What follows belongs to an exercise in optimizing a design on an open flow for small area; a production flow would make more cautious choices. In this exercise RTL edits were held to simulation tests only and were not proved equivalent to the original. Some runs may be left out. An edit can pass the tests and still lose a function that they never use. Power is estimated from default activity; no workload was simulated.

**flow/config.mk**
```make
export PLATFORM = sky130hd
export DESIGN_NAME = wave_wrapper
export DESIGN_NICKNAME = wave_wrapper
export VERILOG_FILES = /design/flow/design.v
export SDC_FILE = /design/flow/constraint.sdc
export NUM_CORES = 8
export LEC_CHECK = 0
export CAP_MARGIN = 20
export CORE_MARGIN = 2
export CORE_UTILIZATION = 40
export SLEW_MARGIN = 20
```
**flow/constraint.sdc**
```tcl
create_clock -name core_clock -period 10.0 [get_ports {clk}]
set_input_delay 2.0000 -clock core_clock [delete_from_list [all_inputs] [get_ports {clk}]]
set_output_delay 2.0000 -clock core_clock [all_outputs]
set_load 0.01 [all_outputs]
```
**flow/design.v**
```verilog
`timescale 1ns / 1ps
module freq_divider(
    input clk_in,   
    input rst, 
    input [1:0] sel,
    output reg clk_en
);
    reg [7:0] counter;
    reg [7:0] current_divisor;
    always @(*) begin
        case (sel)
            2'b00: current_divisor = 8'd195;  
            2'b01: current_divisor = 8'd39;  
            2'b10: current_divisor = 8'd4;  
            2'b11: current_divisor = 8'd2;   
            default: current_divisor = 8'd195;  
        endcase
    end
    always @(posedge clk_in or posedge rst) begin
        if (rst) begin
            counter <= 8'd0;
            clk_en <= 0;
        end else begin
            if (counter == (current_divisor - 1)) begin
                counter <= 8'd0;
					 clk_en <= 1;
            end else begin
                counter <= counter + 1'd1;
					 clk_en <=0;
				end 
            end
    end
endmodule
module square_wave(
    input clk,rst,
	 input [1:0] dc,
	 input clk_en,
	 output reg level,
	 output reg signed [15:0] square_out
);
	reg [7:0] counter;
   reg [7:0] dc_max;
always@(*)
  begin
    case (dc)
	  2'b00 : dc_max = 8'd32 ;   
	  2'b01 : dc_max = 8'd64 ;   
	  2'b10 : dc_max = 8'd128;   
	  2'b11 : dc_max = 8'd192;   
	endcase
end
always@(posedge clk)
  begin
    if (rst) 
	       counter <= 8'd0;
	 else if (clk_en)
          counter <= counter + 1'b1;
  end
always@(posedge clk)
  begin
    level <= (counter < dc_max);
		 if (counter < dc_max)
		    square_out <= 16'sd32767;
		 else 
		    square_out <= -16'sd32768;	  		  
		   end
endmodule
module saw_wave (
 input clk,rst,
 input dc,
 input clk_en,
 input [1:0] dc_sel,
 output reg signed [15:0] saw_out
);
 reg signed [15:0] step;
always@(*) begin
 case (dc_sel)
   2'b00: step = 16'd2048;
	2'b01: step = 16'd1024;
	2'b10: step = 16'd512;
	2'b11: step = 16'd341;
	 endcase
end
always@(posedge clk )
 begin
  if (rst) 
     saw_out <= -16'sd32768;
  else if (clk_en) begin 
   if (dc)
     saw_out <= saw_out + step;
	 else
	  saw_out <= -16'sd32768;
 end
 end
endmodule
module trig_wave(
 input clk,rst,
 input dc,
 input clk_en,
 input [1:0] dc_sel,
 output reg signed [15:0] trig_out
);
 reg signed [15:0] step_up;
 reg signed [15:0] step_down;
always@(*) begin
 case (dc_sel)
   2'b00: step_up = 16'd2048;
	2'b01: step_up = 16'd1024;
	2'b10: step_up = 16'd512;
	2'b11: step_up = 16'd341;
	 endcase
end
always@(*) begin
 case (dc_sel)
   2'b00: step_down = 16'd292;
	2'b01: step_down = 16'd341;
	2'b10: step_down = 16'd512;
	2'b11: step_down = 16'd1024;
	 endcase
end
always@(posedge clk) 
 begin
  if (rst) 
	 trig_out <= -16'sd32768;
  else if (clk_en) begin
   if (dc) begin
	 if (trig_out > 16'sd32767 - step_up)
	     trig_out <= 16'sd32767;
	 else 
	     trig_out <= trig_out + step_up;
	  end else begin
	   if (trig_out < -16'sd32768 + step_down)
		  trig_out <= -16'sd32768;
	   else
	     trig_out <= trig_out - step_down;
     end
	  end
end
endmodule
module lut_sin (
    input  wire [7:0]  address,
    input  wire        clock,
    output reg  [15:0] q
);
    reg [7:0]  addr_q;
    reg [15:0] word;
    always @(*) begin
        case (addr_q)
            8'd0: word = 16'h0000;
            8'd1: word = 16'h0324;
            8'd2: word = 16'h0648;
            8'd3: word = 16'h096A;
            8'd4: word = 16'h0C8C;
            8'd5: word = 16'h0FAB;
            8'd6: word = 16'h12C8;
            8'd7: word = 16'h15E2;
            8'd8: word = 16'h18F9;
            8'd9: word = 16'h1C0B;
            8'd10: word = 16'h1F1A;
            8'd11: word = 16'h2223;
            8'd12: word = 16'h2528;
            8'd13: word = 16'h2826;
            8'd14: word = 16'h2B1F;
            8'd15: word = 16'h2E11;
            8'd16: word = 16'h30FB;
            8'd17: word = 16'h33DF;
            8'd18: word = 16'h36BA;
            8'd19: word = 16'h398C;
            8'd20: word = 16'h3C56;
            8'd21: word = 16'h3F17;
            8'd22: word = 16'h41CE;
            8'd23: word = 16'h447A;
            8'd24: word = 16'h471C;
            8'd25: word = 16'h49B4;
            8'd26: word = 16'h4C3F;
            8'd27: word = 16'h4EBF;
            8'd28: word = 16'h5133;
            8'd29: word = 16'h539B;
            8'd30: word = 16'h55F5;
            8'd31: word = 16'h5842;
            8'd32: word = 16'h5A82;
            8'd33: word = 16'h5CB3;
            8'd34: word = 16'h5ED7;
            8'd35: word = 16'h60EB;
            8'd36: word = 16'h62F1;
            8'd37: word = 16'h64E8;
            8'd38: word = 16'h66CF;
            8'd39: word = 16'h68A6;
            8'd40: word = 16'h6A6D;
            8'd41: word = 16'h6C23;
            8'd42: word = 16'h6DC9;
            8'd43: word = 16'h6F5E;
            8'd44: word = 16'h70E2;
            8'd45: word = 16'h7254;
            8'd46: word = 16'h73B5;
            8'd47: word = 16'h7504;
            8'd48: word = 16'h7641;
            8'd49: word = 16'h776B;
            8'd50: word = 16'h7884;
            8'd51: word = 16'h7989;
            8'd52: word = 16'h7A7C;
            8'd53: word = 16'h7B5C;
            8'd54: word = 16'h7C29;
            8'd55: word = 16'h7CE3;
            8'd56: word = 16'h7D89;
            8'd57: word = 16'h7E1D;
            8'd58: word = 16'h7E9C;
            8'd59: word = 16'h7F09;
            8'd60: word = 16'h7F61;
            8'd61: word = 16'h7FA6;
            8'd62: word = 16'h7FD8;
            8'd63: word = 16'h7FF5;
            8'd64: word = 16'h7FFF;
            8'd65: word = 16'h7FF5;
            8'd66: word = 16'h7FD8;
            8'd67: word = 16'h7FA6;
            8'd68: word = 16'h7F61;
            8'd69: word = 16'h7F09;
            8'd70: word = 16'h7E9C;
            8'd71: word = 16'h7E1D;
            8'd72: word = 16'h7D89;
            8'd73: word = 16'h7CE3;
            8'd74: word = 16'h7C29;
            8'd75: word = 16'h7B5C;
            8'd76: word = 16'h7A7C;
            8'd77: word = 16'h7989;
            8'd78: word = 16'h7884;
            8'd79: word = 16'h776B;
            8'd80: word = 16'h7641;
            8'd81: word = 16'h7504;
            8'd82: word = 16'h73B5;
            8'd83: word = 16'h7254;
            8'd84: word = 16'h70E2;
            8'd85: word = 16'h6F5E;
            8'd86: word = 16'h6DC9;
            8'd87: word = 16'h6C23;
            8'd88: word = 16'h6A6D;
            8'd89: word = 16'h68A6;
            8'd90: word = 16'h66CF;
            8'd91: word = 16'h64E8;
            8'd92: word = 16'h62F1;
            8'd93: word = 16'h60EB;
            8'd94: word = 16'h5ED7;
            8'd95: word = 16'h5CB3;
            8'd96: word = 16'h5A82;
            8'd97: word = 16'h5842;
            8'd98: word = 16'h55F5;
            8'd99: word = 16'h539B;
            8'd100: word = 16'h5133;
            8'd101: word = 16'h4EBF;
            8'd102: word = 16'h4C3F;
            8'd103: word = 16'h49B4;
            8'd104: word = 16'h471C;
            8'd105: word = 16'h447A;
            8'd106: word = 16'h41CE;
            8'd107: word = 16'h3F17;
            8'd108: word = 16'h3C56;
            8'd109: word = 16'h398C;
            8'd110: word = 16'h36BA;
            8'd111: word = 16'h33DF;
            8'd112: word = 16'h30FB;
            8'd113: word = 16'h2E11;
            8'd114: word = 16'h2B1F;
            8'd115: word = 16'h2826;
            8'd116: word = 16'h2528;
            8'd117: word = 16'h2223;
            8'd118: word = 16'h1F1A;
            8'd119: word = 16'h1C0B;
            8'd120: word = 16'h18F9;
            8'd121: word = 16'h15E2;
            8'd122: word = 16'h12C8;
            8'd123: word = 16'h0FAB;
            8'd124: word = 16'h0C8C;
            8'd125: word = 16'h096A;
            8'd126: word = 16'h0648;
            8'd127: word = 16'h0324;
            8'd128: word = 16'h0000;
            8'd129: word = 16'hFCDC;
            8'd130: word = 16'hF9B8;
            8'd131: word = 16'hF696;
            8'd132: word = 16'hF374;
            8'd133: word = 16'hF055;
            8'd134: word = 16'hED38;
            8'd135: word = 16'hEA1E;
            8'd136: word = 16'hE707;
            8'd137: word = 16'hE3F5;
            8'd138: word = 16'hE0E6;
            8'd139: word = 16'hDDDD;
            8'd140: word = 16'hDAD8;
            8'd141: word = 16'hD7DA;
            8'd142: word = 16'hD4E1;
            8'd143: word = 16'hD1EF;
            8'd144: word = 16'hCF05;
            8'd145: word = 16'hCC21;
            8'd146: word = 16'hC946;
            8'd147: word = 16'hC674;
            8'd148: word = 16'hC3AA;
            8'd149: word = 16'hC0E9;
            8'd150: word = 16'hBE32;
            8'd151: word = 16'hBB86;
            8'd152: word = 16'hB8E4;
            8'd153: word = 16'hB64C;
            8'd154: word = 16'hB3C1;
            8'd155: word = 16'hB141;
            8'd156: word = 16'hAECD;
            8'd157: word = 16'hAC65;
            8'd158: word = 16'hAA0B;
            8'd159: word = 16'hA7BE;
            8'd160: word = 16'hA57E;
            8'd161: word = 16'hA34D;
            8'd162: word = 16'hA129;
            8'd163: word = 16'h9F15;
            8'd164: word = 16'h9D0F;
            8'd165: word = 16'h9B18;
            8'd166: word = 16'h9931;
            8'd167: word = 16'h975A;
            8'd168: word = 16'h9593;
            8'd169: word = 16'h93DD;
            8'd170: word = 16'h9237;
            8'd171: word = 16'h90A2;
            8'd172: word = 16'h8F1E;
            8'd173: word = 16'h8DAC;
            8'd174: word = 16'h8C4B;
            8'd175: word = 16'h8AFC;
            8'd176: word = 16'h89BF;
            8'd177: word = 16'h8895;
            8'd178: word = 16'h877C;
            8'd179: word = 16'h8677;
            8'd180: word = 16'h8584;
            8'd181: word = 16'h84A4;
            8'd182: word = 16'h83D7;
            8'd183: word = 16'h831D;
            8'd184: word = 16'h8277;
            8'd185: word = 16'h81E3;
            8'd186: word = 16'h8164;
            8'd187: word = 16'h80F7;
            8'd188: word = 16'h809F;
            8'd189: word = 16'h805A;
            8'd190: word = 16'h8028;
            8'd191: word = 16'h800B;
            8'd192: word = 16'h8001;
            8'd193: word = 16'h800B;
            8'd194: word = 16'h8028;
            8'd195: word = 16'h805A;
            8'd196: word = 16'h809F;
            8'd197: word = 16'h80F7;
            8'd198: word = 16'h8164;
            8'd199: word = 16'h81E3;
            8'd200: word = 16'h8277;
            8'd201: word = 16'h831D;
            8'd202: word = 16'h83D7;
            8'd203: word = 16'h84A4;
            8'd204: word = 16'h8584;
            8'd205: word = 16'h8677;
            8'd206: word = 16'h877C;
            8'd207: word = 16'h8895;
            8'd208: word = 16'h89BF;
            8'd209: word = 16'h8AFC;
            8'd210: word = 16'h8C4B;
            8'd211: word = 16'h8DAC;
            8'd212: word = 16'h8F1E;
            8'd213: word = 16'h90A2;
            8'd214: word = 16'h9237;
            8'd215: word = 16'h93DD;
            8'd216: word = 16'h9593;
            8'd217: word = 16'h975A;
            8'd218: word = 16'h9931;
            8'd219: word = 16'h9B18;
            8'd220: word = 16'h9D0F;
            8'd221: word = 16'h9F15;
            8'd222: word = 16'hA129;
            8'd223: word = 16'hA34D;
            8'd224: word = 16'hA57E;
            8'd225: word = 16'hA7BE;
            8'd226: word = 16'hAA0B;
            8'd227: word = 16'hAC65;
            8'd228: word = 16'hAECD;
            8'd229: word = 16'hB141;
            8'd230: word = 16'hB3C1;
            8'd231: word = 16'hB64C;
            8'd232: word = 16'hB8E4;
            8'd233: word = 16'hBB86;
            8'd234: word = 16'hBE32;
            8'd235: word = 16'hC0E9;
            8'd236: word = 16'hC3AA;
            8'd237: word = 16'hC674;
            8'd238: word = 16'hC946;
            8'd239: word = 16'hCC21;
            8'd240: word = 16'hCF05;
            8'd241: word = 16'hD1EF;
            8'd242: word = 16'hD4E1;
            8'd243: word = 16'hD7DA;
            8'd244: word = 16'hDAD8;
            8'd245: word = 16'hDDDD;
            8'd246: word = 16'hE0E6;
            8'd247: word = 16'hE3F5;
            8'd248: word = 16'hE707;
            8'd249: word = 16'hEA1E;
            8'd250: word = 16'hED38;
            8'd251: word = 16'hF055;
            8'd252: word = 16'hF374;
            8'd253: word = 16'hF696;
            8'd254: word = 16'hF9B8;
            8'd255: word = 16'hFCDC;
            default: word = 16'h0000;
        endcase
    end
    always @(posedge clock) begin
        addr_q <= address;
        q      <= word;
    end
endmodule
`timescale 1ns / 1ps
module sin_wave (
 input clk, rst,
 input clk_en,
 output signed [15:0] sin_out
);
 reg [7:0] addr;
 lut_sin u_rom(
  .address   (addr),
  .clock     (clk),
  .q         (sin_out)
);
always@(posedge clk)
 begin
  if (rst) 
   addr <= 8'h00;
 else if (clk_en)
   addr <= addr + 1'b1;
end
endmodule
module lut_ecg (
    input  wire [7:0]  address,
    input  wire        clock,
    output reg  [15:0] q
);
    reg [7:0]  addr_q;
    reg [15:0] word;
    always @(*) begin
        case (addr_q)
            8'd0: word = 16'h0000;
            8'd1: word = 16'h0000;
            8'd2: word = 16'h0000;
            8'd3: word = 16'h0000;
            8'd4: word = 16'h0000;
            8'd5: word = 16'h0000;
            8'd6: word = 16'h0000;
            8'd7: word = 16'h0000;
            8'd8: word = 16'h0000;
            8'd9: word = 16'h0000;
            8'd10: word = 16'h0000;
            8'd11: word = 16'h0000;
            8'd12: word = 16'h0000;
            8'd13: word = 16'h0000;
            8'd14: word = 16'h0000;
            8'd15: word = 16'h0000;
            8'd16: word = 16'h0000;
            8'd17: word = 16'h0000;
            8'd18: word = 16'h0000;
            8'd19: word = 16'h0000;
            8'd20: word = 16'h0000;
            8'd21: word = 16'h0000;
            8'd22: word = 16'h0000;
            8'd23: word = 16'h0000;
            8'd24: word = 16'h0000;
            8'd25: word = 16'h0000;
            8'd26: word = 16'h0000;
            8'd27: word = 16'h0000;
            8'd28: word = 16'h0000;
            8'd29: word = 16'h0001;
            8'd30: word = 16'h0002;
            8'd31: word = 16'h0004;
            8'd32: word = 16'h0007;
            8'd33: word = 16'h000E;
            8'd34: word = 16'h0019;
            8'd35: word = 16'h002C;
            8'd36: word = 16'h004A;
            8'd37: word = 16'h007A;
            8'd38: word = 16'h00C2;
            8'd39: word = 16'h0129;
            8'd40: word = 16'h01B8;
            8'd41: word = 16'h0276;
            8'd42: word = 16'h0368;
            8'd43: word = 16'h048E;
            8'd44: word = 16'h05E2;
            8'd45: word = 16'h0759;
            8'd46: word = 16'h08DE;
            8'd47: word = 16'h0A57;
            8'd48: word = 16'h0BA8;
            8'd49: word = 16'h0CB2;
            8'd50: word = 16'h0D5D;
            8'd51: word = 16'h0D98;
            8'd52: word = 16'h0D5D;
            8'd53: word = 16'h0CB2;
            8'd54: word = 16'h0BA8;
            8'd55: word = 16'h0A57;
            8'd56: word = 16'h08DE;
            8'd57: word = 16'h0759;
            8'd58: word = 16'h05E2;
            8'd59: word = 16'h048E;
            8'd60: word = 16'h0368;
            8'd61: word = 16'h0276;
            8'd62: word = 16'h01B8;
            8'd63: word = 16'h0129;
            8'd64: word = 16'h00C2;
            8'd65: word = 16'h007A;
            8'd66: word = 16'h004A;
            8'd67: word = 16'h002C;
            8'd68: word = 16'h0019;
            8'd69: word = 16'h000E;
            8'd70: word = 16'h0007;
            8'd71: word = 16'h0004;
            8'd72: word = 16'h0002;
            8'd73: word = 16'h0001;
            8'd74: word = 16'h0000;
            8'd75: word = 16'h0000;
            8'd76: word = 16'h0000;
            8'd77: word = 16'h0000;
            8'd78: word = 16'h0000;
            8'd79: word = 16'h0000;
            8'd80: word = 16'h0000;
            8'd81: word = 16'h0000;
            8'd82: word = 16'h0000;
            8'd83: word = 16'h0000;
            8'd84: word = 16'h0000;
            8'd85: word = 16'h0000;
            8'd86: word = 16'h0000;
            8'd87: word = 16'h0000;
            8'd88: word = 16'h0000;
            8'd89: word = 16'h0000;
            8'd90: word = 16'h0000;
            8'd91: word = 16'h0000;
            8'd92: word = 16'h0000;
            8'd93: word = 16'h0000;
            8'd94: word = 16'h0000;
            8'd95: word = 16'h0000;
            8'd96: word = 16'h0000;
            8'd97: word = 16'h0000;
            8'd98: word = 16'h0000;
            8'd99: word = 16'h0000;
            8'd100: word = 16'h0000;
            8'd101: word = 16'h0000;
            8'd102: word = 16'h0000;
            8'd103: word = 16'h0000;
            8'd104: word = 16'h0000;
            8'd105: word = 16'h0000;
            8'd106: word = 16'h0000;
            8'd107: word = 16'hFFFF;
            8'd108: word = 16'hFFFB;
            8'd109: word = 16'hFFE0;
            8'd110: word = 16'hFF5E;
            8'd111: word = 16'hFDA8;
            8'd112: word = 16'hF9A1;
            8'd113: word = 16'hF345;
            8'd114: word = 16'hED4D;
            8'd115: word = 16'hEBCF;
            8'd116: word = 16'hEFF8;
            8'd117: word = 16'hF6A4;
            8'd118: word = 16'hFBFC;
            8'd119: word = 16'hFEBB;
            8'd120: word = 16'hFFB5;
            8'd121: word = 16'hFFF5;
            8'd122: word = 16'h0017;
            8'd123: word = 16'h010C;
            8'd124: word = 16'h0729;
            8'd125: word = 16'h1E46;
            8'd126: word = 16'h4F28;
            8'd127: word = 16'h7FFF;
            8'd128: word = 16'h7FFF;
            8'd129: word = 16'h4F28;
            8'd130: word = 16'h1E46;
            8'd131: word = 16'h0729;
            8'd132: word = 16'h010C;
            8'd133: word = 16'h0016;
            8'd134: word = 16'hFFEC;
            8'd135: word = 16'hFF83;
            8'd136: word = 16'hFDE3;
            8'd137: word = 16'hF94E;
            8'd138: word = 16'hF067;
            8'd139: word = 16'hE547;
            8'd140: word = 16'hDE58;
            8'd141: word = 16'hE0D6;
            8'd142: word = 16'hEAC8;
            8'd143: word = 16'hF561;
            8'd144: word = 16'hFC17;
            8'd145: word = 16'hFEF1;
            8'd146: word = 16'hFFCA;
            8'd147: word = 16'hFFF8;
            8'd148: word = 16'hFFFF;
            8'd149: word = 16'h0000;
            8'd150: word = 16'h0000;
            8'd151: word = 16'h0000;
            8'd152: word = 16'h0001;
            8'd153: word = 16'h0001;
            8'd154: word = 16'h0002;
            8'd155: word = 16'h0003;
            8'd156: word = 16'h0005;
            8'd157: word = 16'h0008;
            8'd158: word = 16'h000C;
            8'd159: word = 16'h0011;
            8'd160: word = 16'h001A;
            8'd161: word = 16'h0025;
            8'd162: word = 16'h0036;
            8'd163: word = 16'h004D;
            8'd164: word = 16'h006C;
            8'd165: word = 16'h0097;
            8'd166: word = 16'h00CF;
            8'd167: word = 16'h0118;
            8'd168: word = 16'h0177;
            8'd169: word = 16'h01F1;
            8'd170: word = 16'h0289;
            8'd171: word = 16'h0346;
            8'd172: word = 16'h042C;
            8'd173: word = 16'h0541;
            8'd174: word = 16'h068A;
            8'd175: word = 16'h0809;
            8'd176: word = 16'h09C1;
            8'd177: word = 16'h0BB1;
            8'd178: word = 16'h0DD9;
            8'd179: word = 16'h1033;
            8'd180: word = 16'h12B8;
            8'd181: word = 16'h155E;
            8'd182: word = 16'h1817;
            8'd183: word = 16'h1AD4;
            8'd184: word = 16'h1D83;
            8'd185: word = 16'h2011;
            8'd186: word = 16'h226B;
            8'd187: word = 16'h247D;
            8'd188: word = 16'h2636;
            8'd189: word = 16'h2787;
            8'd190: word = 16'h2863;
            8'd191: word = 16'h28C3;
            8'd192: word = 16'h28A3;
            8'd193: word = 16'h2804;
            8'd194: word = 16'h26EC;
            8'd195: word = 16'h2566;
            8'd196: word = 16'h237E;
            8'd197: word = 16'h2146;
            8'd198: word = 16'h1ECF;
            8'd199: word = 16'h1C2E;
            8'd200: word = 16'h1976;
            8'd201: word = 16'h16B9;
            8'd202: word = 16'h1408;
            8'd203: word = 16'h1171;
            8'd204: word = 16'h0F00;
            8'd205: word = 16'h0CBF;
            8'd206: word = 16'h0AB2;
            8'd207: word = 16'h08DE;
            8'd208: word = 16'h0742;
            8'd209: word = 16'h05DF;
            8'd210: word = 16'h04B1;
            8'd211: word = 16'h03B3;
            8'd212: word = 16'h02E3;
            8'd213: word = 16'h0239;
            8'd214: word = 16'h01B0;
            8'd215: word = 16'h0145;
            8'd216: word = 16'h00F1;
            8'd217: word = 16'h00B1;
            8'd218: word = 16'h0080;
            8'd219: word = 16'h005B;
            8'd220: word = 16'h0041;
            8'd221: word = 16'h002D;
            8'd222: word = 16'h001F;
            8'd223: word = 16'h0015;
            8'd224: word = 16'h000E;
            8'd225: word = 16'h0009;
            8'd226: word = 16'h0006;
            8'd227: word = 16'h0004;
            8'd228: word = 16'h0003;
            8'd229: word = 16'h0002;
            8'd230: word = 16'h0001;
            8'd231: word = 16'h0001;
            8'd232: word = 16'h0000;
            8'd233: word = 16'h0000;
            8'd234: word = 16'h0000;
            8'd235: word = 16'h0000;
            8'd236: word = 16'h0000;
            8'd237: word = 16'h0000;
            8'd238: word = 16'h0000;
            8'd239: word = 16'h0000;
            8'd240: word = 16'h0000;
            8'd241: word = 16'h0000;
            8'd242: word = 16'h0000;
            8'd243: word = 16'h0000;
            8'd244: word = 16'h0000;
            8'd245: word = 16'h0000;
            8'd246: word = 16'h0000;
            8'd247: word = 16'h0000;
            8'd248: word = 16'h0000;
            8'd249: word = 16'h0000;
            8'd250: word = 16'h0000;
            8'd251: word = 16'h0000;
            8'd252: word = 16'h0000;
            8'd253: word = 16'h0000;
            8'd254: word = 16'h0000;
            8'd255: word = 16'h0000;
            default: word = 16'h0000;
        endcase
    end
    always @(posedge clock) begin
        addr_q <= address;
        q      <= word;
    end
endmodule
module ecg_wave(
 input clk,rst,
 input clk_en,
 output signed [15:0] ecg_out
);
 reg [7:0] addr;
 lut_ecg u_rom(addr,clk,ecg_out);
always@(posedge clk)
 begin
  if (rst)
   addr <= 8'h00;
  else if (clk_en)
   addr <= addr + 1'b1;
	 end
endmodule
module mux5to1 (
    input [2:0] sel,
    input signed [15:0] i0,
    input signed [15:0] i1, 
    input signed [15:0] i2, 
    input signed [15:0] i3, 
    input signed [15:0] i4, 
    output signed [15:0] out
);
assign out =
            (sel ==3'b000) ? i0:
            (sel ==3'b001) ? i1:
            (sel ==3'b010) ? i2:
            (sel ==3'b011) ? i3:
            (sel ==3'b100) ? i4:
                          16'sd0;
endmodule
module top_wave (
 input clk,
 input rst,
 input [1:0] dc,
 input [1:0] sel,
 input [2:0] sel_wave,
 output  signed [15:0] wave_final
);
  wire [1:0] sel_i = sel;
  wire clk_en_tb;
  wire signed [15:0] i0;
  wire signed [15:0] i1;
  wire signed [15:0] i2;
  wire signed [15:0] i3;
  wire signed [15:0] i4;
  wire level;
 freq_divider u_freq_divider (
   .clk_in (clk),
	.rst    (rst),
	.sel    (sel),
	.clk_en (clk_en_tb)
);
 square_wave u_square_wave (
   .clk  (clk),
	.rst  (rst),
	.dc   (dc),
	.clk_en (clk_en_tb),
	.level (level),
	.square_out (i0)
);
 saw_wave u_saw_wave (
   .clk (clk),
	.rst (rst),
   .clk_en (clk_en_tb),
	.dc  (level),
	.dc_sel (sel_i),
	.saw_out (i1)
);
 trig_wave u_trig_wave (
   .clk    (clk),
	.rst    (rst),
	.clk_en (clk_en_tb),
	.dc     (level),
	.dc_sel (sel_i),
	.trig_out (i2)
);
 sin_wave u_sin_wave (
   .clk (clk),
   .rst (rst),
   .clk_en (clk_en_tb),
   .sin_out (i3)
);
 ecg_wave u_ecg_wave (
   .clk     (clk),
   .rst     (rst),
   .clk_en  (clk_en_tb),
   .ecg_out (i4)
);
 mux5to1 u_mux (sel_wave,i0,i1,i2,i3,i4,wave_final);
endmodule
module amp(
 input signed [15:0] wave,
 input [2:0] amp_sel,
 output signed [23:0] wave_out
);
wire signed [23:0] wave_ext;
assign wave_ext = {{8{wave[15]}},wave};
assign wave_out =
                  (amp_sel ==3'b000) ? wave_ext:
                  (amp_sel ==3'b001) ? (wave_ext >>>1):
						(amp_sel ==3'b010) ? (wave_ext >>>2):
						(amp_sel ==3'b011) ? (wave_ext <<<1):
						(amp_sel ==3'b100) ? (wave_ext <<<2):
						        wave_ext;
endmodule 
module wave_gen(
 input clk,rst,
 input [1:0] sel_f,
 input [1:0] dc_sel,
 input [2:0] amp_sel,
 input [2:0] sel_wave,
 output signed [23:0] gen_out
);
wire signed [15:0] wave_raw;
top_wave u_top_wave (
  .clk        (clk),
  .rst        (rst),
  .dc         (dc_sel),
  .sel        (sel_f),
  .sel_wave   (sel_wave),
  .wave_final (wave_raw)
);
amp u_amp(
  .wave (wave_raw),
  .amp_sel (amp_sel),
  .wave_out (gen_out)
);
endmodule 
module noise_freq(
 input clk_i,
 input rst_i,
 input [1:0] sel_i,
 output reg en_f
);
reg [15:0] div_value; 
reg [15:0] counter;
always@(*) begin
  case(sel_i)
     2'b00: div_value = 16'd2500;  
	  2'b01: div_value = 16'd500;  
	  2'b10: div_value = 16'd250;  
	  2'b11: div_value = 16'd125;   
	  default: div_value = 16'd2500;
	    endcase
end
always@(posedge clk_i) begin
 if (rst_i) begin
     counter <= 16'd0;
	  en_f <= 0;
 end else if (counter == div_value - 1) begin
     counter <= 16'd0;
	  en_f <= 1;
 end 
  else begin
     counter <= counter + 1'b1;
	  en_f <= 0;
 end
  end
endmodule
module noise_gen(
  input clk_g,
  input rst_i,
  input en_g,
  output reg signed [15:0] gen_o
);
 wire feedback;
 assign feedback = gen_o[15] ^
                   gen_o[13] ^
			 		    gen_o[12] ^
			          gen_o[10];
always@(posedge clk_g) 
 begin
  if (rst_i)
      gen_o <= 16'b1010110100111000;
  else if (en_g)
      gen_o <= {feedback,gen_o[15:1]};
	 end
endmodule	
module noise_top(
 input clk_t,
 input rst_t,
 input [1:0] sel_n,
 input [2:0] sel_amp,
 output signed [23:0] top_o
);
 wire signed [15:0] raw_noise;
 wire en_t;
 noise_freq u_noise_freq (
     .clk_i (clk_t),
	  .rst_i (rst_t),
	  .sel_i (sel_n),
	  .en_f (en_t)
);
 noise_gen u_noise_gen (
     .clk_g (clk_t),
	  .rst_i (rst_t),
	  .en_g  (en_t),
	  .gen_o (raw_noise)  
);
  amp u_amp (
     .wave (raw_noise),
	  .amp_sel (sel_amp),
	  .wave_out (top_o)
);
endmodule
module wave_wrapper(
 input clk,
 input rst,
 input enable,
 input [2:0] wave_in_wrapper,
 input [2:0] amp_wrapper,
 input [1:0] dc_wrapper,
 input [1:0] sel_f_wrapper,
 input [1:0] noise_sel, 
 input [2:0] noise_amp,
 output reg signed [23:0] wave_out
);
 wire signed [23:0] wave_in;
 wire signed [23:0] noise_in;
 wave_gen u_wave_gen(
  .clk       (clk),
  .rst       (rst),
  .sel_f     (sel_f_wrapper),
  .dc_sel    (dc_wrapper),
  .amp_sel   (amp_wrapper),
  .sel_wave  (wave_in_wrapper),
  .gen_out   (wave_in)
);
 noise_top u_noise_top(
  .clk_t (clk),
  .rst_t (rst),
  .sel_n (noise_sel),
  .sel_amp (noise_amp),
  .top_o (noise_in)
);
always@(posedge clk)
 begin
   if(rst) 
	  wave_out <= 0;
	else if (enable)
         wave_out <= wave_in;
   else
         wave_out <= wave_in + noise_in;
		end
endmodule	
```
**flow/run.sh**
```bash
#!/bin/bash
# synth_recipe.tcl (not shown) runs the flow's synth.tcl, then flattens the netlist and writes it again
# the make line also repeats each setting of config.mk as NAME=value (left out here)
make -C /OpenROAD-flow-scripts/flow DESIGN_CONFIG=/design/flow/config.mk WORK_HOME=/design/flow/orfs CLKGATE_MAP_FILE= SYNTH_SCRIPT=/design/flow/synth_recipe.tcl finish
```
Figure 1. Register map, names as in the netlist (run 1).
(2 px per um) Other sequential cells in the stronger gray, the rest of the logic in the fainter gray.
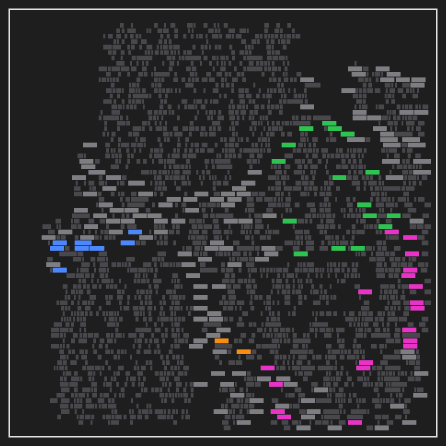
| signal | color | flops |
|---|---|---|
| wave_out | magenta | 19 |
| u_wave_gen.u_top_wave.u_trig_wave.trig_out | green | 16 |
| u_wave_gen.u_top_wave.u_square_wave.square_out | orange | 2 |
| u_wave_gen.u_top_wave.u_ecg_wave.u_rom.addr_q | blue | 8 |
not colored: 122
Seq power: 0.000722 W
total area of sequential cells: 3400 um2
Layout Utilization: 0.431
fraction of area in registers: 0.183

Figure 2. Nets reached from selected ports (run 1).
(3 px per um)
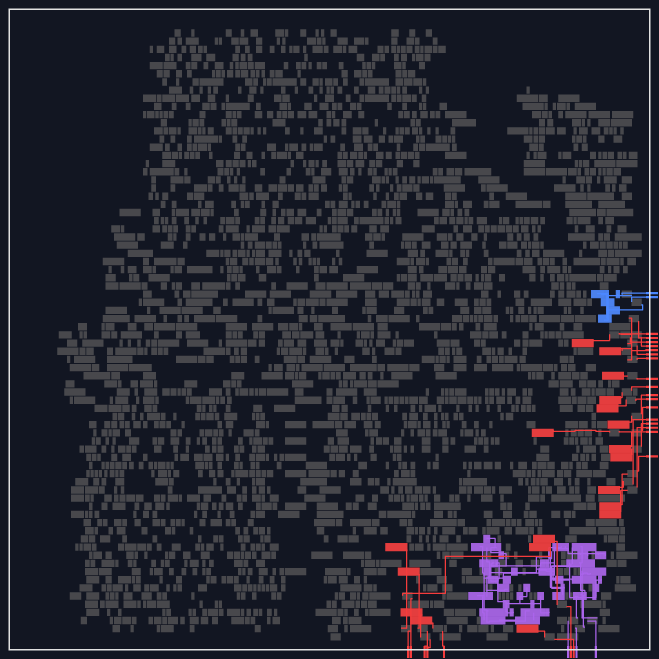
| port | color | bits | direction | edge | end cells | buffers | wire |
|---|---|---|---|---|---|---|---|
| noise_amp | purple | 3 | input | bottom | 51 | 3 | 476 um |
| sel_f_wrapper | blue | 2 | input | right | 6 | 2 | 63.0 um |
| wave_out | red | 24 | output | 17 right, 7 bottom | 19 | 24 | 468 um |
Top Ports: 42
IO buf count: 41

Figure 3. Zoomed window (run 1).
Region (150, 43) to (170, 63) um. Cells in gray, sequential cells in the stronger gray; small squares are vias.
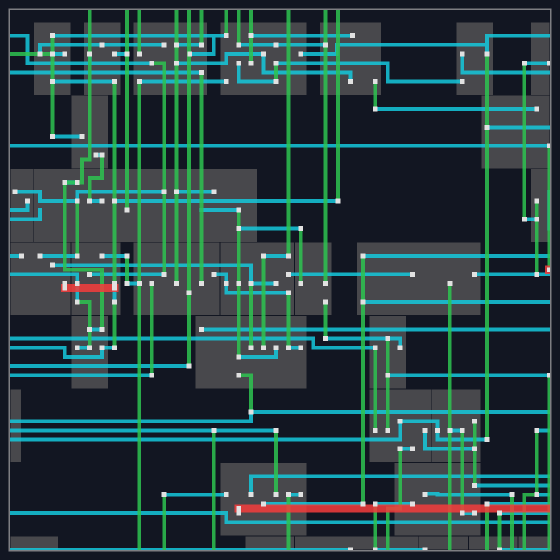
| layer | color |
|---|---|
| met3 | red |
| met1 | cyan |
| met2 | green |
cells with their middle in the window: 23
most frequent: nor2_1 (4), nand2_1 (3), ha_1 (2)
sequential cells in the window: 0

run 1: kinds of logic (layout without fill, tap and decap cells):
logic type / after synthesis / in the layout / synth area share
AOI/OAI and AO/OA: 847 / 847 / 0.315
xor gates and xnor gates: 78 / 78 / 0.0391
adders and majority gates: 120 / 120 / 0.0863
buffers and inverters: 269 / 171 / 0.0626
DFF: 167 / 167 / 0.194
muxes: 80 / 80 / 0.0654
other: 0 / 1 / 0
and+or+nand+nor: 899 / 899 / 0.238
run 1: sequential cells by signal, summed over array words and instances, names as in the netlist, 2 cells and up:
signal,count
wave_out,19
u_noise_top.u_noise_freq.counter,16
u_noise_top.u_noise_gen.gen_o,16
u_wave_gen.u_top_wave.u_ecg_wave.u_rom.q,16
u_wave_gen.u_top_wave.u_saw_wave.saw_out,16
u_wave_gen.u_top_wave.u_sin_wave.u_rom.q,16
u_wave_gen.u_top_wave.u_trig_wave.trig_out,16
u_wave_gen.u_top_wave.u_ecg_wave.addr,8
u_wave_gen.u_top_wave.u_ecg_wave.u_rom.addr_q,8
u_wave_gen.u_top_wave.u_freq_divider.counter,8
u_wave_gen.u_top_wave.u_sin_wave.addr,8
u_wave_gen.u_top_wave.u_sin_wave.u_rom.addr_q,8
u_wave_gen.u_top_wave.u_square_wave.counter,8
u_wave_gen.u_top_wave.u_square_wave.square_out,2
run 1: cell usage after synthesis (all sizes together), types with 44 or more instances:
master and number:
clkbuf 127, buf 74, inv 64, nor2 277
ha 119, dfxtp 158, nand2 258, o21ai 228
xor2 44, nand3 67, a31oi 71, nand2b 58
nor3 78, a21oi 196
run 1: layout make-up:
cell class	count	area [um2]	share of cell area
repair buffers	71	626	0.0337
inverters	68	255	0.0137
clock inverters	12	97.6	0.00526
multi-input cells	2024	13000	0.700
flip-flops and latches	167	3400	0.183
clock buffers	20	447	0.0241
well taps	585	732	0.0394
diodes	1	2.50	0.000135
run 1: per-layer routing:
metal / wire length, um / global-route usage / share of wire
met5: 0 / 0 / 0
met4: 2920 / 0.124 / 0.045
met3: 7060 / 0.0577 / 0.11
met2: 27700 / 0.422 / 0.43
met1: 27500 / 0.393 / 0.42
run 1: report_power, final:
group / leakage (nW) / internal, W / switching, W
clock network: 0.257 / 0.000327 / 0.000291
registers: 1.39 / 0.000694 / 0.0000283
logic: 5.15 / 0.000146 / 0.000197
==> key figures, run 1 <==
Global routing
  • Largest net degree at the start of global routing: 98

Timing
  • Slew margin rel.: 0.285
  • Max-slew violations: 0
  • Setup_tns: 0 ns
  • Period utilization: 0.626

Yosys
  • Mapped cell area: 17,500 um2
  • Area share of the largest cell type after synthesis: 0.181

Worst setup path
  • WP buf/inv: 2
  • Crit-path cells: clkdlybuf4s50_1, or4_1, o21ai_1, inv_1, mux4_2, nand2_1, nand2_1, ha_1, or4_4, a2111oi_4, o21ai_2, a311oi_2, o21ai_2, a21o_1, a221oi_2
  • CP Data Arrival Time: 6.64 ns
  • Slowest cell on crit path: or4_1
  • Critical path capture point type: flip-flop
  • Required time of the critical path: 10.38 ns
  • CP Depth: 15

Worst hold path
  • Min-delay src: u_wave_gen.u_top_wave.u_ecg_wave.addr[7]
  • Worst Hold End: u_wave_gen.u_top_wave.u_ecg_wave.u_rom.addr_q[7]

Place
  • DP Area: 18,000 um2
  • DP Cell Count: 2,915
  • RD Place Congestion: 1.02
  • Dpl hpwl: 45,800 um

Die
  • Die ar.: 45,400 um2
  • Floorplan core area: 43,100 um2
  • Die extent in y: 213 um
  • Die X: 213 um

Layout
  • Most frequent cells in the layout: nor2_1, nand2_1, o21ai_0
  • Layout cell share with drive strength beyond 1: 0.0639
  • Final Net Count: 2,487

Power
  • Pleak: 6.80 nW
  • Total power: 0.00168 W
  • Power Dens Cells: 90.6 nW/um2

Outcome
  • Status: complete, no violations

Clocking
  • CTS-repair resized insts: 0
  • Skew-Pair Late Insertion Delay: 0.46 ns
  • CTS tree: done
  • CTS Buf Count: 17
  • H-Tree Depth: 4

Drt
  • Post-DR vias/cell: 6.58
  • DR pass1 iterations: 7
  • DRT antenna net count: 0
## Run 2: large edit since run 1, in outline
flow/design.v: 952 -> 971 lines; modules unchanged: 0
  sin_quarter: new, 74 lines
  ecg_table: new, 710 lines
  wave_wrapper: edited, 40 -> 155 lines
  rca: new, 18 lines
  shifter: new, 14 lines
  removed: freq_divider, square_wave, saw_wave, trig_wave, lut_sin, sin_wave, lut_ecg, ecg_wave, mux5to1, top_wave, amp, wave_gen, noise_freq, noise_gen, noise_top
==> module wave_wrapper as of run 2 <==
module wave_wrapper(
 input clk,
 input rst,
 input enable,
 input [2:0] wave_in_wrapper,
 input [2:0] amp_wrapper,
 input [1:0] dc_wrapper,
 input [1:0] sel_f_wrapper,
 input [1:0] noise_sel,
 input [2:0] noise_amp,
 output [23:0] wave_out
);
 reg  [7:0] dcnt;
 reg        clk_en;
 reg  [7:0] dlast;
 wire [7:0] dinc;
 always @(*) begin
  case (sel_f_wrapper)
   2'b00: dlast = 8'd194;
   2'b01: dlast = 8'd38;
   2'b10: dlast = 8'd3;
   default: dlast = 8'd1;
  endcase
 end
 rca #(8) u_dinc (.a(dcnt), .b(8'd0), .ci(1'b1), .s(dinc), .co());
 wire dhit = (dcnt == dlast);
 always @(posedge clk) begin
  dcnt   <= (rst | dhit) ? 8'd0 : dinc;
  clk_en <= ~rst & dhit;
 end
 reg r1, r2, c1, c2;
 reg [7:0] aqq;
 always @(posedge clk) begin
  r1 <= rst;
  r2 <= r1;
  c1 <= clk_en;
  c2 <= c1;
 end
 wire [7:0] ainc;
 rca #(8) u_ainc (.a(aqq), .b(8'd0), .ci(c2), .s(ainc), .co());
 wire [7:0] aprev = r2 ? 8'd0 : ainc;           
 always @(posedge clk) aqq <= aprev;
 wire [2:0] anow_t;
 rca #(3) u_anow (.a(aprev[7:5]), .b(3'd0), .ci(c1 & (&aprev[4:0])), .s(anow_t), .co());
 wire [2:0] anow = r1 ? 3'd0 : anow_t;          
 reg level;
 reg below;
 always @(*) begin
  case (dc_wrapper)
   2'b00: below = (anow == 3'd0);
   2'b01: below = (anow[2:1] == 2'd0);
   2'b10: below = ~anow[2];
   default: below = ~(anow[2] & anow[1]);
  endcase
 end
 always @(posedge clk) level <= below;
 reg [11:0] step_up;
 reg [15:0] step_dn_neg;
 always @(*) begin
  case (sel_f_wrapper)
   2'b00: begin step_up = 12'd2048; step_dn_neg = 16'hFEDC; end   
   2'b01: begin step_up = 12'd1024; step_dn_neg = 16'hFEAB; end   
   2'b10: begin step_up = 12'd512;  step_dn_neg = 16'hFE00; end   
   default: begin step_up = 12'd341; step_dn_neg = 16'hFC00; end  
  endcase
 end
 reg  [15:0] saw;
 wire [15:0] saw_sum;
 rca #(16) u_saw (.a(saw), .b(clk_en ? {4'd0, step_up} : 16'd0), .ci(1'b0), .s(saw_sum), .co());
 always @(posedge clk)
  saw <= (rst | (clk_en & ~level)) ? 16'h8000 : saw_sum;
 reg  [15:0] trig;
 wire [15:0] trig_sum;
 wire [15:0] trig_step = ~clk_en ? 16'd0 : level ? {4'd0, step_up} : step_dn_neg;
 rca #(16) u_trig (.a(trig), .b(trig_step), .ci(1'b0), .s(trig_sum), .co());
 wire trig_ovf = clk_en & (level ? (~trig[15] & trig_sum[15]) : (trig[15] & ~trig_sum[15]));
 always @(posedge clk)
  trig <= rst ? 16'h8000 : trig_ovf ? {~level, {15{level}}} : trig_sum;
 wire        sgn = aqq[7];
 wire [5:0]  jneg;
 rca #(6) u_jneg (.a(~aqq[5:0]), .b(6'd0), .ci(1'b1), .s(jneg), .co());
 wire [5:0]  j = aqq[6] ? jneg : aqq[5:0];
 wire        top = aqq[6] & ~(|aqq[5:0]);
 wire [14:0] mq;
 sin_quarter u_sin (.j(j), .m(mq));
 wire [14:0] mag = mq | {15{top}};
 wire [15:0] ecg;
 ecg_table u_ecg (.a(aqq), .q(ecg));
 wire ws0 = (wave_in_wrapper == 3'd0);
 wire ws1 = (wave_in_wrapper == 3'd1);
 wire ws2 = (wave_in_wrapper == 3'd2);
 wire ws3 = (wave_in_wrapper == 3'd3);
 wire ws4 = (wave_in_wrapper == 3'd4);
 wire [15:0] wave = ({16{ws0}} & {~level, {15{level}}})
                  | ({16{ws1}} & saw)
                  | ({16{ws2}} & trig)
                  | ({16{ws3}} & ({1'b0, mag} ^ {16{sgn}}))
                  | ({16{ws4}} & ecg);
 wire wfill = ws3 & sgn;
 wire wm2 = ~rst & (amp_wrapper == 3'd2);
 wire wm1 = ~rst & (amp_wrapper == 3'd1);
 wire wp1 = ~rst & (amp_wrapper == 3'd3);
 wire wp2 = ~rst & (amp_wrapper == 3'd4);
 wire w0  = ~rst & ~(amp_wrapper == 3'd1 | amp_wrapper == 3'd2 | amp_wrapper == 3'd3 | amp_wrapper == 3'd4);
 wire noff = rst | enable;
 wire nm2 = ~noff & (noise_amp == 3'd2);
 wire nm1 = ~noff & (noise_amp == 3'd1);
 wire np1 = ~noff & (noise_amp == 3'd3);
 wire np2 = ~noff & (noise_amp == 3'd4);
 wire n0  = ~noff & ~(noise_amp == 3'd1 | noise_amp == 3'd2 | noise_amp == 3'd3 | noise_amp == 3'd4);
 wire [17:0] wsc, nsc;
 shifter u_wsh (.x(wave), .fill(wfill), .m2(wm2), .m1(wm1), .z(w0), .p1(wp1), .p2(wp2), .y(wsc));
 reg  [15:0] lfsr;
 shifter u_nsh (.x(lfsr), .fill(1'b0), .m2(nm2), .m1(nm1), .z(n0), .p1(np1), .p2(np2), .y(nsc));
 wire cin = ws3 & sgn & (w0 | wp1 | wp2 | (wm1 & ~mag[0]) | (wm2 & ~mag[0] & ~mag[1]));
 wire [9:0] lo;
 wire       c10;
 rca #(10) u_lo (.a(wsc[9:0]), .b(nsc[9:0]), .ci(cin), .s(lo), .co(c10));
 reg  [9:0] lo_r;
 reg        c10_r;
 reg  [7:0] wh_r, nh_r;
 always @(posedge clk) begin
  lo_r  <= lo;
  c10_r <= c10;
  wh_r  <= wsc[17:10];
  nh_r  <= nsc[17:10];
 end
 wire [8:0] hi;
 rca #(9) u_hi (.a({wh_r[7], wh_r}), .b({nh_r[7], nh_r}), .ci(c10_r), .s(hi), .co());
 assign wave_out = {{5{hi[8]}}, hi, lo_r};
 reg  [15:0] ncnt;
 reg         nen;
 reg  [15:0] nlast;
 wire [15:0] ninc;
 always @(*) begin
  case (noise_sel)
   2'b00: nlast = 16'd2499;
   2'b01: nlast = 16'd499;
   2'b10: nlast = 16'd249;
   default: nlast = 16'd124;
  endcase
 end
 rca #(16) u_ninc (.a(ncnt), .b(16'd0), .ci(1'b1), .s(ninc), .co());
 wire nhit = (ncnt == nlast);
 always @(posedge clk) begin
  ncnt <= (rst | nhit) ? 16'd0 : ninc;
  nen  <= ~rst & nhit;
 end
 always @(posedge clk) begin
  if (rst)
   lfsr <= 16'hAD38;
  else if (nen)
   lfsr <= {lfsr[15] ^ lfsr[13] ^ lfsr[12] ^ lfsr[10], lfsr[15:1]};
 end
endmodule
==> module rca as of run 2 <==
module rca #(parameter W = 8) (
 input  [W-1:0] a,
 input  [W-1:0] b,
 input          ci,
 output [W-1:0] s,
 output         co
);
 wire [W:0] c;
 assign c[0] = ci;
 genvar i;
 generate
  for (i = 0; i < W; i = i + 1) begin : bit_
   assign s[i]   = a[i] ^ b[i] ^ c[i];
   assign c[i+1] = (a[i] & b[i]) | (c[i] & (a[i] ^ b[i]));
  end
 endgenerate
 assign co = c[W];
endmodule
==> module shifter as of run 2 <==
module shifter (
 input  [15:0] x,
 input         fill,
 input         m2, m1, z, p1, p2,
 output [17:0] y
);
 wire [21:0] e = {{4{x[15]}}, x, fill, fill};    
 genvar i;
 generate
  for (i = 0; i < 18; i = i + 1) begin : bit_
   assign y[i] = (m2 & e[i+4]) | (m1 & e[i+3]) | (z & e[i+2]) | (p1 & e[i+1]) | (p2 & e[i]);
  end
 endgenerate
endmodule
==> module sin_quarter as of run 2 <==
module sin_quarter (
    input  wire [5:0]  j,
    output reg  [14:0] m
);
    always @(*) begin
        case (j)
            6'd0: m = 15'h0000;
            6'd1: m = 15'h0324;
            6'd2: m = 15'h0648;
            6'd3: m = 15'h096A;
            6'd4: m = 15'h0C8C;
            6'd5: m = 15'h0FAB;
            6'd6: m = 15'h12C8;
            6'd7: m = 15'h15E2;
            6'd8: m = 15'h18F9;
            6'd9: m = 15'h1C0B;
            6'd10: m = 15'h1F1A;
            6'd11: m = 15'h2223;
            6'd12: m = 15'h2528;
            6'd13: m = 15'h2826;
            6'd14: m = 15'h2B1F;
            6'd15: m = 15'h2E11;
            6'd16: m = 15'h30FB;
            6'd17: m = 15'h33DF;
            6'd18: m = 15'h36BA;
            6'd19: m = 15'h398C;
            6'd20: m = 15'h3C56;
            6'd21: m = 15'h3F17;
            6'd22: m = 15'h41CE;
            6'd23: m = 15'h447A;
            6'd24: m = 15'h471C;
            6'd25: m = 15'h49B4;
            6'd26: m = 15'h4C3F;
            6'd27: m = 15'h4EBF;
            6'd28: m = 15'h5133;
            6'd29: m = 15'h539B;
            6'd30: m = 15'h55F5;
            6'd31: m = 15'h5842;
            6'd32: m = 15'h5A82;
            6'd33: m = 15'h5CB3;
            6'd34: m = 15'h5ED7;
            6'd35: m = 15'h60EB;
            6'd36: m = 15'h62F1;
            6'd37: m = 15'h64E8;
            6'd38: m = 15'h66CF;
            6'd39: m = 15'h68A6;
            6'd40: m = 15'h6A6D;
            6'd41: m = 15'h6C23;
            6'd42: m = 15'h6DC9;
            6'd43: m = 15'h6F5E;
            6'd44: m = 15'h70E2;
            6'd45: m = 15'h7254;
            6'd46: m = 15'h73B5;
            6'd47: m = 15'h7504;
            6'd48: m = 15'h7641;
            6'd49: m = 15'h776B;
            6'd50: m = 15'h7884;
            6'd51: m = 15'h7989;
            6'd52: m = 15'h7A7C;
            6'd53: m = 15'h7B5C;
            6'd54: m = 15'h7C29;
            6'd55: m = 15'h7CE3;
            6'd56: m = 15'h7D89;
            6'd57: m = 15'h7E1D;
            6'd58: m = 15'h7E9C;
            6'd59: m = 15'h7F09;
            6'd60: m = 15'h7F61;
            6'd61: m = 15'h7FA6;
            6'd62: m = 15'h7FD8;
            6'd63: m = 15'h7FF5;
            default: m = 15'h0000;
        endcase
    end
endmodule
--- a/flow/config.mk
+++ b/flow/config.mk
@@ -6,4 +6,5 @@
 export NUM_CORES = 8
 export LEC_CHECK = 0
+export ABC_AREA = 1
 export CAP_MARGIN = 20
 export CORE_MARGIN = 2
Figure 4. Placement by cell class (run 2).
(3 px per um) Fill, decap, tap and diode cells in gray.
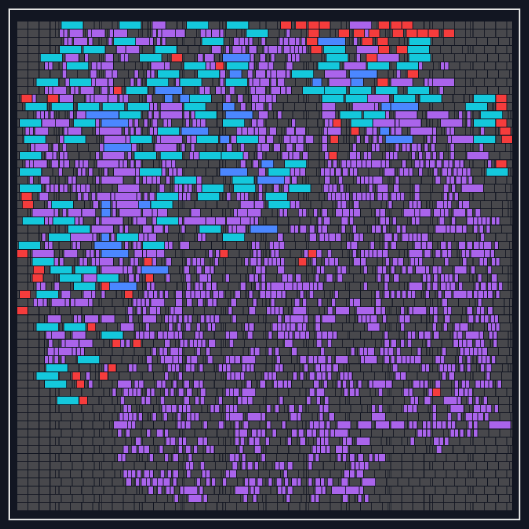
| class | color | cells | share of their area |
|---|---|---|---|
| all other logic | purple | 1,569 | 71% |
| flip-flops | cyan | 114 | 19% |
| other buffers and delay cells | red | 63 | 4.9% |
| clock drivers and dummy loads | blue | 32 | 5.0% |
fraction of area in registers: 0.188
final std cell area, no fill: 12,100 um2
row count: 60
floorplan core area: 27,000 um2
Layout Utilization: 0.450

Figure 5. Register map, names as in the netlist (run 2).
(3 px per um) Other sequential cells in the stronger gray, the rest of the logic in the fainter gray.
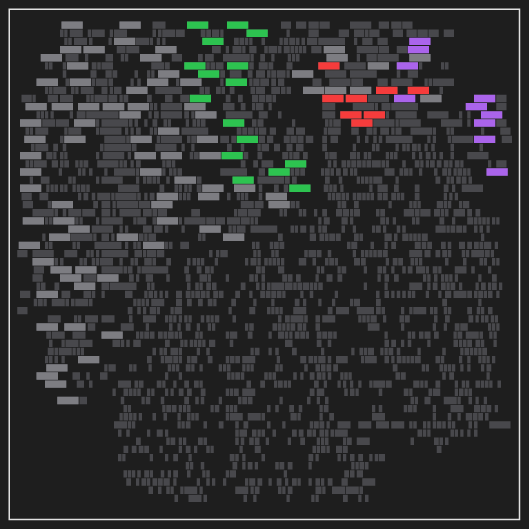
| signal | color | flops |
|---|---|---|
| lfsr | green | 16 |
| lo_r | purple | 10 |
| wh_r | red | 8 |
Seq power: 0.000475 W
total area of sequential cells: 2280 um2

Figure 6. Worst path highlighted (run 2).
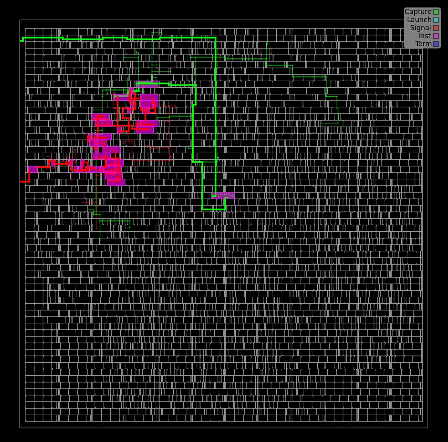
min cycle time layout: 9.05 ns
final setup margin: 0.954 ns
setup_tns: 0 ns
Cell Count, Final, Fillers Out: 2,120

Figure 7. Zoomed window (run 2).
Region (117, 32) to (137, 52) um. Cells in gray, sequential cells in the stronger gray; small squares are vias.
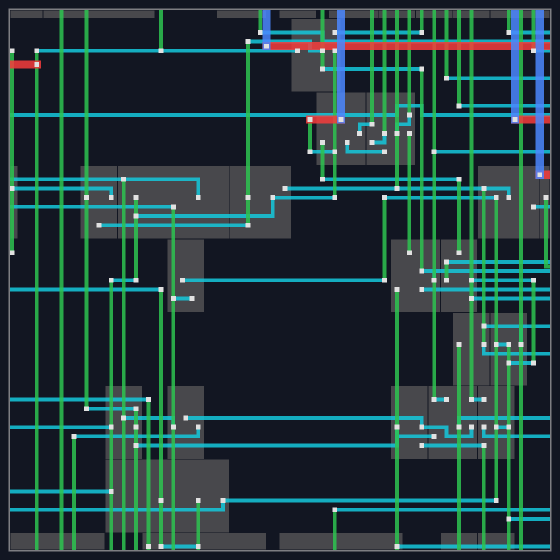
| layer | color |
|---|---|
| met4 | blue |
| met1 | cyan |
| met3 | red |
| met2 | green |
sequential cells in the window: 0
most frequent: nand2_1 (7), nand3_1 (5), nand2_2 (2)
cells with their middle in the window: 18

==> run 2 against run 1 <==
Effect of this change: critical path depth up 17; design area down 35%; hold slack better by 0.0060 ns; synthesized cell count down 29%; fmax down 31%; highest routed layer is now met5; non-clock buffer count down 8; combinational power down 49%; die area down 37%; clock power down 2%; sequential share of layout area up 0.48 points; sequential cell count down 53; largest cell class unchanged; global-route usage up 0.67 points.
==> key figures, run 2 <==
Die
  • Top Ports: 42
  • Die ar.: 28,800 um2
  • Die X: 170 um

Layout
  • Area growth from synthesis to layout: 10.7%
  • Commonest non-fill, non-tap cell in the layout: nand2_1
  • Final Net Count: 1,896
  • Layout cell share with drive strength beyond 1: 0.0551

Timing
  • Period utilization: 0.905
  • Slew margin rel.: 0.443
  • Max-slew violations: 0

Place
  • RD Place Congestion: 1.01
  • IO buf count: 41
  • DP Area: 11,500 um2
  • DP Cell Count: 2,087
  • Dpl hpwl: 31,100 um

Worst setup path
  • CP Data Arrival Time: 9.40 ns
  • Slowest cell on crit path: clkdlybuf4s50_1
  • Required time of the critical path: 10.35 ns
  • Crit path top cell by count: fa_1

Drt
  • Post-DR vias/cell: 5.64
  • DR pass1 iterations: 6

Clocking
  • CTS Buf Count: 17
  • CTS tree: done
  • Clock sinks: 114
  • Skew-Pair Late Insertion Delay: 0.43 ns
  • H-Tree Depth: 4
  • Root Driver: clkbuf_16

Outcome
  • Status: complete, no violations

Yosys
  • Top post-synthesis cells by count: nand2_1, inv_1, nor2_1
  • Main synth FF type: dfxtp_1
  • Area share of the largest cell type after synthesis: 0.208
  • Top-count cell post-synth: nand2_1
  • Synthesized area per cell: 6.24 um2
  • Mapped cell area: 11,000 um2

Power
  • Pleak: 5.94 nW
  • Power Dens Cells: 103 nW/um2

Worst hold path
  • Min-delay src: c1
  • Worst Hold End: c2

Global routing
  • Largest net degree at the start of global routing: 43
  • Grt ovf: 0
## run 2: logic make-up after synthesis
logic type / synth area share
adders and majority gates: 0.156
DFF: 0.208
xor gates and xnor gates: 0.00719
AOI/OAI and AO/OA: 0.142
buffers and inverters: 0.122
and+or+nand+nor: 0.364
## run 2: final cells by class
class                   instances  area, um2
multi-input cells            1328       7360
well taps                     341        427
clock buffers                  17        425
clock inverters                15        163
inverters                     241        907
repair buffers                 63        576
diodes                          1       2.50
fillers                      2905      14800
flip-flops and latches        114       2280
## run 2: per-stage QoR
stage | total power, W | hold WS [ns]
after floorplan | 0.000589 | 0.331
after global placement | 0.000657 | 0.368
after detailed placement | 0.000657 | 0.366
after CTS | 0.00126 | 0.377
after global routing | 0.00130 | 0.386
final | 0.00125 | 0.372
## run 2: worst max path at each step
stage	endpoint	start	slack (ns)	depth (start not counted)
2_1_floorplan	trig[0]	sel_f_wrapper[0]	1.71	32
3_3_place_gp	trig[9]	sel_f_wrapper[1]	0.73	32
3_5_place_dp	trig[8]	sel_f_wrapper[1]	0.56	32
4_1_cts	trig[8]	sel_f_wrapper[1]	0.97	32
5_1_grt	trig[8]	sel_f_wrapper[1]	0.41	32
6_report	trig[8]	sel_f_wrapper[1]	0.95	32
## run 2: power breakdown
group | switching, W | internal (W)
sequential | 0.00000747 | 0.000468
combinational | 0.000110 | 0.0000641
clock | 0.000252 | 0.000353
total | 0.000369 | 0.000885
## run 2: per-layer routing
metal	routed length (um)	GRT usage	vias to the layer above
met5	13	0	-
met1	18000	0.402	5498
li1	-	-	5697
met4	1670	0.124	2
met2	17300	0.435	640
met3	3980	0.0592	121
## run 2: worst max-delay path: cells and delay by family
| family | cells | cell delay [ns] |
|---|---|---|
| adder cells (fa/ha/maj) | 15 | 4.87 |
| buffers and inverters | 10 | 1.24 |
| AND/OR/NAND/NOR | 5 | 0.95 |
| AO/OA/AOI/OAI | 2 | 0.33 |

==> static timing again, ports no longer ideal <==
The results above use ideal ports. As a check the final layouts listed here were re-extracted and re-timed, cells and wires unchanged.
Step 1 assumes that a clkbuf_16 drives the clock port and a buf_2 every other input.
Step 2 adds t to the input delays and takes it off the output delays; t is the mean of the earliest and latest rising clock arrival at the registers after step 1. Input paths then give back, and output paths get back, about the clock's delay inside the block.
a / b / c = ideal / step 1 / step 2; a / b = the first two.
run	t, ns	slack for setup (ns)	clock arrival spread, ns	worst register clock-pin slew, ns	pins driven straight from the clock port
run 1	0.502	3.739 / 3.751 / 3.249	0.018 / 0.018	0.07 / 0.07	1
run 2	0.468	0.954 / 0.975 / 0.508	0.021 / 0.021	0.07 / 0.07	1
After both steps every run listed still meets setup and hold. For run 1, which loses most, drivers alone change the setup slack by +0.012 ns; drivers and shift together by -0.490 ns.
